This is an optimization exercise on Yosys and OpenROAD, whose aim is small area and a short achievable clock period, not a production implementation. In this exercise RTL edits were held to simulation tests only and were not proved equivalent to the original. Not every run is shown, and edits may drop behaviour that the tests do not exercise.

`flow/config.mk`:
```
export PLATFORM = sky130hd
export DESIGN_NAME = cordicsqrt
export DESIGN_NICKNAME = cordicsqrt
export VERILOG_FILES = /design/flow/design.v
export SDC_FILE = /design/flow/constraint.sdc
export NUM_CORES = 4
export LEC_CHECK = 0
export CAP_MARGIN = 20
export CORE_MARGIN = 2
export CORE_UTILIZATION = 40
export SLEW_MARGIN = 20
```
`flow/constraint.sdc`:
```
create_clock -name core_clock -period 10.0 [get_ports {clk}]
set_input_delay 2.0000 -clock core_clock [delete_from_list [all_inputs] [get_ports {clk}]]
set_output_delay 2.0000 -clock core_clock [all_outputs]
set_load 0.01 [all_outputs]
```
`flow/design.v`:
```
module Vectoring_Single
  					 #(parameter i = 0,
    		  					 width = 16)
  					  (input clk,
                       input signed [width-1:0] xin,
                       input signed [width-1:0] yin,
                       input dir_in,
                       output dir_out,
                       input signed [width-1:0] x_ref,
                       output reg signed [width-1:0] x_out,y_out
                      );
  reg signed [width-1:0] x;
  reg signed [width-1:0] y;
  reg signed [width-1:0] x_add_out;
  reg signed [width-1:0] y_add_out;
  wire [width-1:0] x_shift;
  wire [width-1:0] y_shift;
  assign x_shift = xin >>> i;
  assign y_shift = yin >>> i;
  assign dir_out = (x_out < x_ref) & (y_out[width-1] == 0);
  always@(*)
    begin
      if(dir_in == 1)
        begin
          x_add_out = xin + y_shift;
          y_add_out = yin - x_shift;
        end
      else
        begin
          x_add_out = xin - y_shift;
          y_add_out = yin + x_shift;
        end
    end
  always@(posedge clk) begin
    x_out <= x_add_out;
  	y_out <= y_add_out;
  end
endmodule
module Rotation_Single
  					#(parameter i = 0,
    		  					 width = 16,
                      			 f_width = 14)
  					  (input clk,
                       input signed [width-1:0] xin,
                       input signed [width-1:0] yin,
                       input [1:0] dir_in,
                       input [width-1:0] sec,
                       output reg signed [width-1:0] x_out,y_out
                      );
  reg signed [width-1:0] x;
  reg signed [width-1:0] y;
  reg signed [width-1:0] x_add_out;
  reg signed [width-1:0] y_add_out;
  wire [width-1:0] x_shift;
  wire [width-1:0] y_shift;
  wire [2*width-1:0] x_mult;
  wire [2*width-1:0] y_mult;
  assign x_mult = sec*xin;
  assign y_mult = sec*yin;
  assign x_shift = xin >>> i;
  assign y_shift = yin >>> i;
  always@(*)
    begin
      if(dir_in[0] == 1)
        begin
          x_add_out = xin + y_shift;
          y_add_out = yin - x_shift;
        end
      else
        begin
          x_add_out = xin - y_shift;
          y_add_out = yin + x_shift;
        end
    end
  always@(posedge clk) begin
    if (dir_in[1]^dir_in[0] == 0) begin
    	x_out <= x_add_out;
  		y_out <= y_add_out;
    end  
    else begin
      x_out <= x_mult[width+f_width-1:f_width];
      y_out <= y_mult[width+f_width-1:f_width];
    end
  end
endmodule
module index16_module(input [15:0] num , output reg [3:0] out);
  always@(*)
    begin
      casez(num)
        16'b1zzzzzzzzzzzzzzz : out = 'd0;
        16'b01zzzzzzzzzzzzzz : out = 'd1;
        16'b001zzzzzzzzzzzzz : out = 'd2;
        16'b0001zzzzzzzzzzzz : out = 'd3;
        16'b00001zzzzzzzzzzz : out = 'd4;
        16'b000001zzzzzzzzzz : out = 'd5;
        16'b0000001zzzzzzzzz : out = 'd6;
        16'b00000001zzzzzzzz : out = 'd7;
        16'b000000001zzzzzzz : out = 'd8;
        16'b0000000001zzzzzz : out = 'd9;
        16'b00000000001zzzzz : out = 'd10;
        16'b000000000001zzzz : out = 'd11;
        16'b0000000000001zzz : out = 'd12;
        16'b00000000000001zz : out = 'd13;
        16'b000000000000001z : out = 'd14;
        16'b0000000000000001 : out = 'd15;
        default : out = 'd0;
      endcase
    end  
endmodule
module barrel_shift_left_16 (input [15:0] in, output [15:0] out, input [3:0] ctrl);
  wire [15:0] shift_0, shift_1, shift_2, shift_3;
  assign shift_0 = ctrl[0] ? in << 1 : in;
  assign shift_1 = ctrl[1] ? shift_0 << 2 : shift_0;
  assign shift_2 = ctrl[2] ? shift_1 << 4 : shift_1;
  assign shift_3 = ctrl[3] ? shift_2 << 8 : shift_2;
  assign out = shift_3;
endmodule
module barrel_shift_right_16 (input [15:0] in, output [15:0] out, input [3:0] ctrl);
  wire [15:0] shift_0, shift_1, shift_2, shift_3;
  assign shift_0 = ctrl[0] ? in >> 1 : in;
  assign shift_1 = ctrl[1] ? shift_0 >> 2 : shift_0;
  assign shift_2 = ctrl[2] ? shift_1 >> 4 : shift_1;
  assign shift_3 = ctrl[3] ? shift_2 >> 8 : shift_2;
  assign out = shift_3;
endmodule
module cordicsqrt 
  #( parameter width = 16,
    f_width = 14,
    out_f_width = 6
  )
  (
    input [width-1:0] N,
    input clk, in_valid,
    output reg [width-1:0] sqrt,
    output out_valid
  );
  localparam [0:15] zero_rot = 16'b0111010011110011;
  localparam [15:0] sf = 16'b0010011011011101,
  					sf_root_2 = 16'b0011011011110110;
  localparam latency = 17;
  wire [$clog2(width)-1:0] index;
  wire [$clog2(width):0] init_sf;
  assign init_sf = width - index;
  reg [$clog2(width):0] init_sf_delay [15:0];
  wire [width-1:0] left_barrel_out, scaled_N;
  assign scaled_N = left_barrel_out >> (width - f_width);
  reg valid_delay [latency-1:0];
  assign out_valid = valid_delay[latency-1];
  reg [width-1:0] sec [15:0];
  initial begin
    $readmemb("sec.mem",sec);
  end
  wire [width-1:0] vector_x_out [14:0];
  wire [width-1:0] vector_y_out [14:0];
  wire [width-1:0] rotate_x_out [15:0];
  wire [width-1:0] rotate_y_out [15:0];
  wire vector_dir_out [14:0];
  wire [2*width-1:0] N2;
  wire [width-1:0] x_init;
  assign N2 = (16'b10 << f_width)*scaled_N;
  assign x_init = N2[width+f_width-1:f_width] - (16'b1 << f_width);
  reg [width-1:0] x_ref [14:0];
  reg [2*width-1:0] x_ref_in [14:0];
  wire [2*width-1:0] scaled_out;
  assign scaled_out = init_sf_delay[15][0] ? rotate_x_out[15]*sf_root_2 : rotate_x_out[15]*sf;
  wire [width-1:0] right_barrel_out;
  always @ (posedge clk) begin
    sqrt <= right_barrel_out;
  end
  genvar i;
  integer j;
  for (i=1;i<15;i=i+1) begin
  Vectoring_Single
   #(.i(i),
     .width(width))
    Vectoring
    (.clk(clk),
     .xin(vector_x_out[i-1]),
     .yin(vector_y_out[i-1]),
     .dir_in(vector_dir_out[i-1]),
     .dir_out(vector_dir_out[i]),
     .x_ref(x_ref[i]),
     .x_out(vector_x_out[i]),
     .y_out(vector_y_out[i])
    );
  end
  for (i=1;i<16;i=i+1) begin   
     Rotation_Single
       #(.i(i),
         .width(width))
        Rotation
        (.clk(clk),
         .xin(rotate_x_out[i-1]),
         .yin(rotate_y_out[i-1]),
         .dir_in({vector_dir_out[i-1], zero_rot[i]}),
         .sec(sec[i]),
         .x_out(rotate_x_out[i]),
         .y_out(rotate_y_out[i])
        );
  end
    Vectoring_Single
  #(.i(0),
     .width(width))
    Vectoring_first
    (.clk(clk),
     .xin({{width-f_width-1{1'b0}},1'b1,{f_width{1'b0}}}),
     .yin('b0),
     .dir_in('b0),
     .dir_out(vector_dir_out[0]),
     .x_ref(x_ref[0]),
     .x_out(vector_x_out[0]),
     .y_out(vector_y_out[0])
    );
    Rotation_Single
  #(.i(0),
     .width(width))
    Rotation_first
    (.clk(clk),
     .xin(N == 0 ? 0 : {{width-f_width-1{1'b0}},1'b1,{f_width{1'b0}}}),
     .yin('b0),
     .dir_in('b00),
     .sec(sec[0]),
     .x_out(rotate_x_out[0]),
     .y_out(rotate_y_out[0])
    );
  always @ (*) begin
    x_ref_in[0] <= x_init*sec[0];
    for(j=1;j<15;j=j+1) begin
      x_ref_in[j] = x_ref[j-1]*sec[j];
    end
  end
  always @ (posedge clk) begin
    for(j=0;j<15;j=j+1) begin
      x_ref[j] <= x_ref_in[j][width+f_width-1:f_width];
    end
  end
  always @ (posedge clk) begin
    init_sf_delay[0] <= init_sf;
    for(j=1;j<16;j=j+1) begin
      init_sf_delay[j] <= init_sf_delay[j-1];
    end
  end
  always @ (posedge clk) begin
    valid_delay[0] <= in_valid;
    for(j=1;j<latency;j=j+1) begin
      valid_delay[j] <= valid_delay[j-1];
    end
  end
  index16_module index_module(.num(N) , 
                       .out(index)
                      ); 
  barrel_shift_left_16 brl_shft_in(.in(N), 
                                   .out(left_barrel_out),
                                .ctrl(index));
  barrel_shift_right_16 brl_shft_out(.in(scaled_out[width+f_width-1:f_width]), 
                                     .out(right_barrel_out),
                                     .ctrl(f_width - out_f_width - (init_sf_delay[15] >> 1)));
endmodule
```
`flow/sec.mem`:
```
0101101010000010
0100011110001101
0100000111111000
0100000001111111
0100000000011111
0100000000000111
0100000000000001
0100000000000000
0100000000000000
0100000000000000
0100000000000000
0100000000000000
0100000000000000
0100000000000000
0100000000000000
0100000000000000
```
`flow/run.sh`:
```
#!/bin/bash
# synth_recipe.tcl (not shown) runs the flow's synth.tcl, then flattens the netlist and writes it again
# the make line also repeats each setting of config.mk as NAME=value (left out here)
make -C /OpenROAD-flow-scripts/flow DESIGN_CONFIG=/design/flow/config.mk WORK_HOME=/design/flow/orfs CLKGATE_MAP_FILE= SYNTH_SCRIPT=/design/flow/synth_recipe.tcl finish
```
Fig. 1: run 1, clock network drawn from the DEF
Scale bar: 200 um.
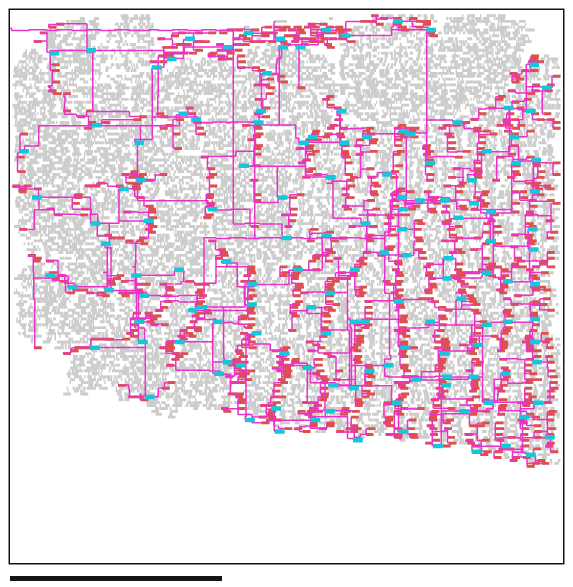
- clock drivers: cyan (count 140)
- clock wires: magenta (length 16800 um)
- flip-flops: red (count 1120)
- flops lie: spread over the die

Fig. 2: run 1, layout detail
Window x 240 to 280, y 136 to 176 um. Cells in grey, sequential cells in the stronger grey; small squares are vias.
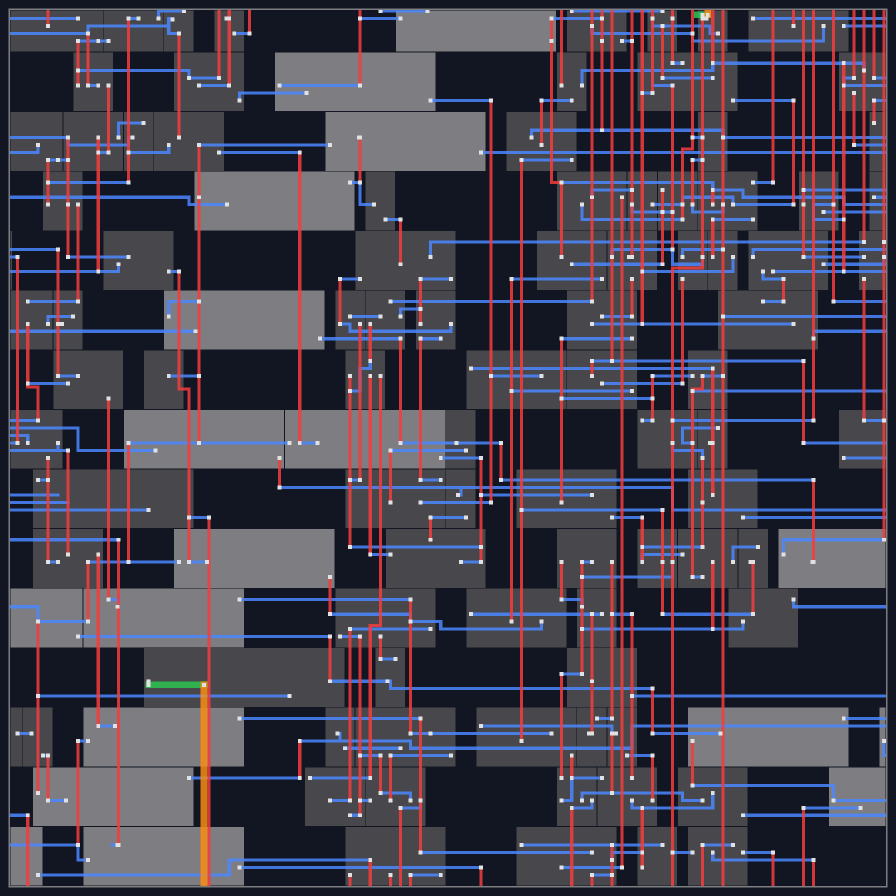
- metal 2: red
- metal 3: green
- metal 1: blue
- metal 4: orange
- netlist names of flops here include: `x_ref` (7), `genblk1.Vectoring.x_out` (6)
- most frequent: ha_1 (16), inv_1 (15), dfxtp_1 (14)
- sequential cells in the window: 14
- cells with their middle in the window: 98

Fig. 3: run 1, worst path highlighted
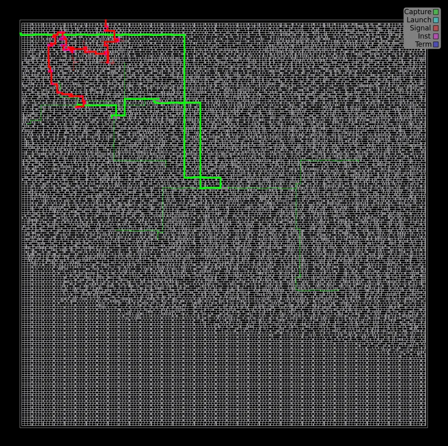
Post-Layout Cell Count: 15318
fin crit period: 8.84 ns
utilization after layout: 43.8%
Final Worst Setup Slack: 1.16 ns
Fin Setup TNS: 0 ns

==> flow_metrics.py, run 1 <==
metrics = {
    "timing": {
        "finalCritPeriodShare_pct": 88.4,
        "report.final.setup_viol": 0,
        "slew-limit-headroom_pct": 35.8,
        "hold_viol": 0,
        "rsz0062_at_grt": "no",
        "finalClockSkew_ns": 0.0606,
    },
    "final_layout": {
        "nNetsFinal": 14781,
        "final_cell_mix": "ha_1, inv_1, dfxtp_1, fa_1, a21oi_1",
        "layout-drive-gt1-share_pct": 3.73,
        "mostFrequentLayoutCell": "ha_1",
    },
    "die": {
        "die_area_um2": 271000,
        "num_io_pins": 35,
        "die_w_um": 521,
        "rows": 189,
        "initial_utilization_pct": 40.3,
        "core_area_um2": 265000,
    },
    "logic_synthesis": {
        "synth_edf_count": 0,
        "netlist_instances": 11580,
        "ys_ff_latch": 1120,
        "avgSynthCellArea_um2": 9.22,
        "syn-cell-area_um2": 107000,
        "ys.flop_type": "dfxtp_1",
        "ys_seq_area_share_pct": 21.0,
        "yosys_warnings": 42,
    },
    "grt": {
        "grt_max_degree": 88,
        "grt.overflow.total": 0,
    },
    "setup_path": {
        "start_kind": "input pin",
        "reg2reg_depth": 21,
        "required_ns": 10.69,
    },
    "clocking": {
        "hold_buffers": 0,
        "ctsResizeCount": 0,
        "cts_setup_buffers": 0,
        "cts-htree-levels": 4,
    },
    "detailed_routing": {
        "firstDrtPassIters": 5,
        "drt_wl_total_um": 213000,
        "drtIter0Drc": 2635,
        "drcViolationCount": 0,
        "wl_per_cell_um": 13.9,
        "antenna_left": 0,
        "viasPerCell": 4.83,
    },
    "status": {
        "status": "no timing/DRC/antenna violations",
    },
    "placement": {
        "place_area_um2": 112000,
        "dpl.hpwl_um": 177000,
    },
}
run 1: critical path, delay by kind of cell:
kind | cells | cell delay [ns]
adder cells (fa/ha/maj) | 7 | 2.68
AO/OA/AOI/OAI | 12 | 2.33
buffers and inverters | 7 | 1.07
AND/OR/NAND/NOR | 3 | 0.93
multiplexers | 2 | 0.32
XOR/XNOR | 1 | 0.18
run 1: sequential cells by signal, indices dropped and copies added (netlist names):
register,flops
genblk1.Vectoring.y_out,168
genblk2.Rotation.x_out,222
x_ref,240
Rotation_first.y_out,1
sqrt,16
init_sf_delay,80
genblk1.Vectoring.x_out,183
valid_delay,17
genblk2.Rotation.y_out,193
run 1: metal layers:
layer	share of wire [%]	GRT usage, %	vias up
li1	-	-	38789
met1	47	20.6	34218
met2	48	28.5	620
met3	2.4	1.65	308
met4	2.6	4.13	0
met5	0	0	-
run 1: cells by family (layout without fill, tap and decap cells):
group           after synthesis  after routing
fa+ha+maj                  3073           3073
other cells                   2              6
buf+inv                    2244           2445
mux                         124            124
flops                      1120           1120
simple gates               1995           1995
xor+xnor                    840            840
compound gates             2182           2182
run 1: synthesized netlist by cell type (19+ instances only):
cell | instances | share of area, %
a31o_2 | 19 | 0.16
xnor2_1 | 580 | 4.8
a21o_1 | 261 | 1.8
a21oi_1 | 630 | 3.0
nand2b_1 | 99 | 0.58
nand2_1 | 612 | 2.2
and2_1 | 39 | 0.23
a211oi_1 | 35 | 0.25
or2_2 | 47 | 0.28
nor2b_1 | 120 | 0.70
nor4_1 | 27 | 0.16
nand3_1 | 112 | 0.52
buf_1 | 23 | 0.081
mux2i_1 | 70 | 0.66
and3_1 | 61 | 0.36
xor2_1 | 257 | 2.1
a31oi_1 | 68 | 0.40
nor3_1 | 177 | 0.83
o21a_1 | 79 | 0.56
ha_1 | 2315 | 27
or3_1 | 54 | 0.32
nor2_1 | 530 | 1.9
o31ai_1 | 103 | 0.72
nand4_1 | 43 | 0.25
a21boi_0 | 88 | 0.62
o21bai_1 | 128 | 0.90
clkbuf_1 | 107 | 0.38
mux2_2 | 51 | 0.54
o211ai_1 | 23 | 0.16
dfxtp_1 | 1120 | 21
inv_1 | 2104 | 7.4
o21ai_0 | 564 | 2.6
o41ai_1 | 20 | 0.16
fa_1 | 758 | 14
run 1: final timing paths:
kind	slack (ns)	endpoint
worst max-delay path	1.16	x_ref[0][15]
worst min-delay path	0.30	init_sf_delay[15][2]
worst max register to register	2.74	sqrt[0]
worst min register to register	0.30	init_sf_delay[15][2]
run 1: per-stage QoR:
step / hold WS, ns / utilization, % / worst slack [ns]
CTS: 0.307 / 43.8 / 1.22
global placement: 0.310 / 42.1 / 0.387
finish: 0.304 / 43.8 / 1.16
floorplan: 0.310 / - / 1.27
detailed placement: 0.312 / 42.1 / 0.370
global route: 0.314 / 43.8 / 0.612
run 1: cell type report:
class,count,area [um^2]
Clock buffer,196,4080
Clock inverter,41,434
Fill cell,26158,149000
Inverter,2108,7910
Multi-Input combinational cell,8220,76100
Sequential cell,1120,22400
Tap cell,3533,4420
Timing Repair Buffer,100,836
Fig. 4: run 1, cell outlines without signal wires
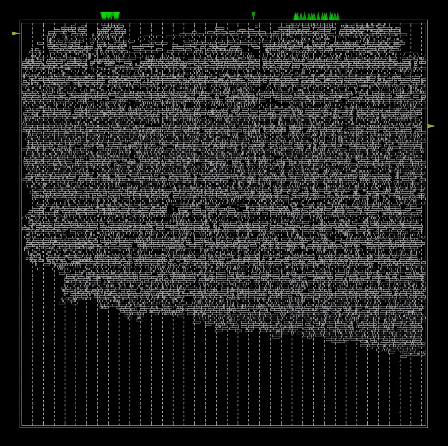

==> run 2: too many edits to list; what changed since run 1 <==
flow/design.v: 258 -> 1158 lines; modules unchanged: 0
  cordicsqrt: edited, 133 -> 1158 lines
  removed: Vectoring_Single, Rotation_Single, index16_module, barrel_shift_left_16, barrel_shift_right_16
removed: flow/sec.mem
Fig. 5: run 2, cell outlines without signal wires
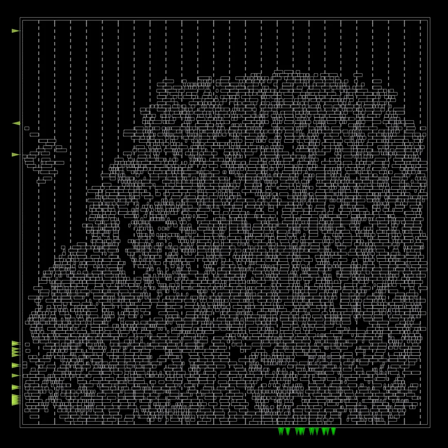
core area: 123000 um^2
Post-Layout Cell Count: 6951
fraction of area in registers: 31.0%

Fig. 6: run 2, worst path highlighted
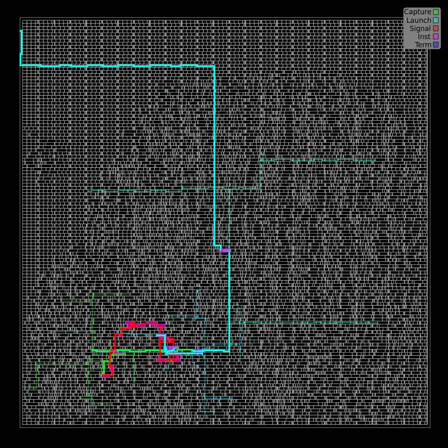
fin crit period: 5.87 ns
Final Worst Setup Slack: 4.13 ns

==> run 2 against run 1 <==
Die area decreased by 53%. First-iteration DRC count decreased by 32%. Synthesized cell count decreased by 55%. Core utilization increased by 0.91 points. Count of clock-buffer cells in the layout decreased by 63. Worst hold slack improved by 0.017 ns. Critical path type is now reg -> reg. Largest cell class unchanged.
==> flow_metrics.py, run 2 <==
metrics = {
    "status": {
        "status": "no timing/DRC/antenna violations",
    },
    "logic_synthesis": {
        "yosysMostFrequentCell": "dfxtp_1",
        "ys_ff_latch": 852,
        "synth_commonest_cells": "dfxtp_1, inv_1, ha_1",
        "ys.flop_type": "dfxtp_1",
        "ys_seq_area_share_pct": 34.4,
        "synth_top_cell_by_area": "dfxtp_1",
        "syn-cell-area_um2": 49600,
        "synth_edf_count": 0,
        "netlist_instances": 5167,
    },
    "placement": {
        "place_area_um2": 51800,
    },
    "die": {
        "die_w_um": 356,
        "num_io_pins": 35,
        "rows": 129,
        "die_area_um2": 127000,
    },
    "final_layout": {
        "final_cell_mix": "dfxtp_1, inv_1, ha_1, xnor2_1, nor2_1",
        "nNetsFinal": 6080,
        "layout-drive-gt1-share_pct": 4.89,
        "layout.area.seq_um2": 17100,
    },
    "clocking": {
        "ctsResizeCount": 0,
        "hold_buffers": 0,
        "cts-htree-levels": 3,
        "cts_setup_buffers": 0,
    },
    "grt": {
        "grt.overflow.total": 0,
        "grt_max_degree": 67,
    },
    "detailed_routing": {
        "drt_wl_total_um": 102000,
        "antenna_left": 0,
        "drtIter0Drc": 1804,
        "viasPerCell": 4.91,
        "drcViolationCount": 0,
        "wl_per_cell_um": 14.6,
    },
    "setup_path": {
        "required_ns": 10.61,
        "start_kind": "register",
    },
    "timing": {
        "finalClockSkew_ns": 0.0310,
        "slew-limit-headroom_pct": 33.7,
        "report.final.setup_viol": 0,
    },
}
Fig. 7: run 2, clock network drawn from the DEF
Scale bar: 100 um.
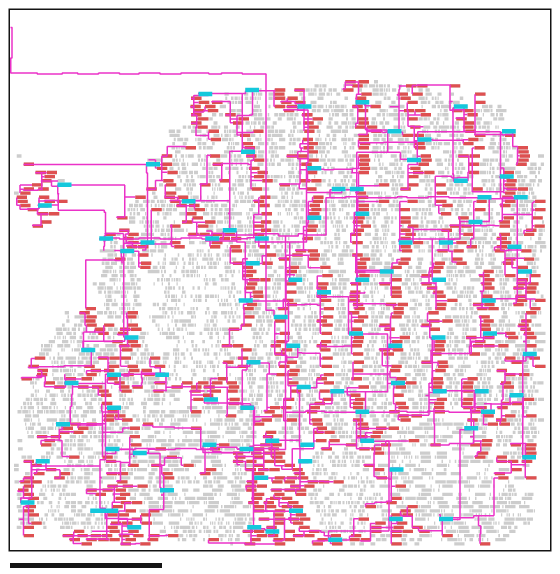
- clock wires: magenta (length 10900 um)
- clock drivers: cyan (count 91)
- flip-flops: red (count 852)
- flops lie: spread over the die
clock latency on the worst-skew pair: 0.68 ns

## run 2: cell count changes in the layout (fill, tap and decap cells not counted), sizes merged, moves of 330 or more
| cell | change |
|---|---|
| inv | -1478 |
| fa | -516 |
| nand2 | -356 |
| ha | -1734 |
| o21ai | -394 |
| a21oi | -330 |
## run 2: logic make-up after synthesis
family,after synthesis
simple gates,1176
buf+inv,710
fa+ha+maj,823
compound gates,965
flops,852
xor+xnor,577
mux,64
## run 2: cell type report
cell class,instances,area share (%)
multi-input cells,3605,54.1
inverters,635,4.33
flip-flops and latches,852,31.0
clock inverters,35,1.03
repair buffers,54,0.890
clock buffers,133,4.93
well taps,1637,3.72
## run 2: stage by stage
stage               util, %  cells  setup WS (ns)
floorplan                 -   5167           4.56
finish                 44.7   6951           4.13
CTS                    44.7   6951           4.09
global placement       42.0   6783           4.21
detailed placement     42.0   6783           4.12
global route           44.7   6951           3.70
## run 2: path summary, 6_finish.rpt
check / from / end / slack [ns] / cells after the start
max: xr0_q3[7] / xr1_q4[11] / 4.13 / 21
min: code_q3[2] / code_q4[2] / 0.32 / 0
min reg2reg: code_q3[2] / code_q4[2] / 0.32 / 0
max reg2reg: xr0_q3[7] / xr1_q4[11] / 4.13 / 21
## run 2: critical path: stages (launching register included)
cell and delay (ns):
dfxtp_1 0.40, inv_1 0.18, fa_1 0.50, fa_1 0.43, inv_1 0.08, fa_1 0.16, inv_1 0.06, fa_1 0.45
inv_1 0.09, fa_1 0.16, inv_1 0.05, fa_1 0.45, fa_1 0.47, fa_1 0.53, nor4_1 0.29, nand2_1 0.08
a211oi_1 0.31, a21oi_1 0.20, nand2b_1 0.20, or2_2 0.32, nor4_1 0.23, xnor2_1 0.16
## run 2: per-layer routing
layer | up-vias | share of wire (%) | track usage (%)
li1 | 17700 | - | -
met1 | 15809 | 47 | 21.1
met2 | 463 | 47 | 27.9
met3 | 180 | 3.2 | 2.59
met4 | 0 | 2.9 | 4.97
met5 | - | 0 | 0

[afterwards: timing with drivers on the ports]
How much do the figures lean on ideal ports? The routed layouts below were timed once more, with nothing changed but the port constraints. Step 1 sets driving cells, clkbuf_16 on the clock port and buf_2 on the other inputs (assumed; they add their load-dependent delay and slew). Step 2 adds t to the input delays and takes it off the output delays; t is the mean of the earliest and latest rising clock arrival at the registers after step 1. Input paths then give back, and output paths get back, about the clock's delay inside the block. Three values: ideal, step 1, step 2; two values: the first two.
run	shift t [ns]	slack for setup (ns)	worst setup path after step 2	pins driven straight from the clock port
run 1	0.871	1.158 / 1.227 / 0.356	input to register	1
run 2	0.742	4.132 / 4.132 / 4.132	register to register	1
After both steps setup and hold are still met in every run listed. For run 1, which loses most, drivers alone change the setup slack by +0.069 ns; drivers and shift together by -0.802 ns.
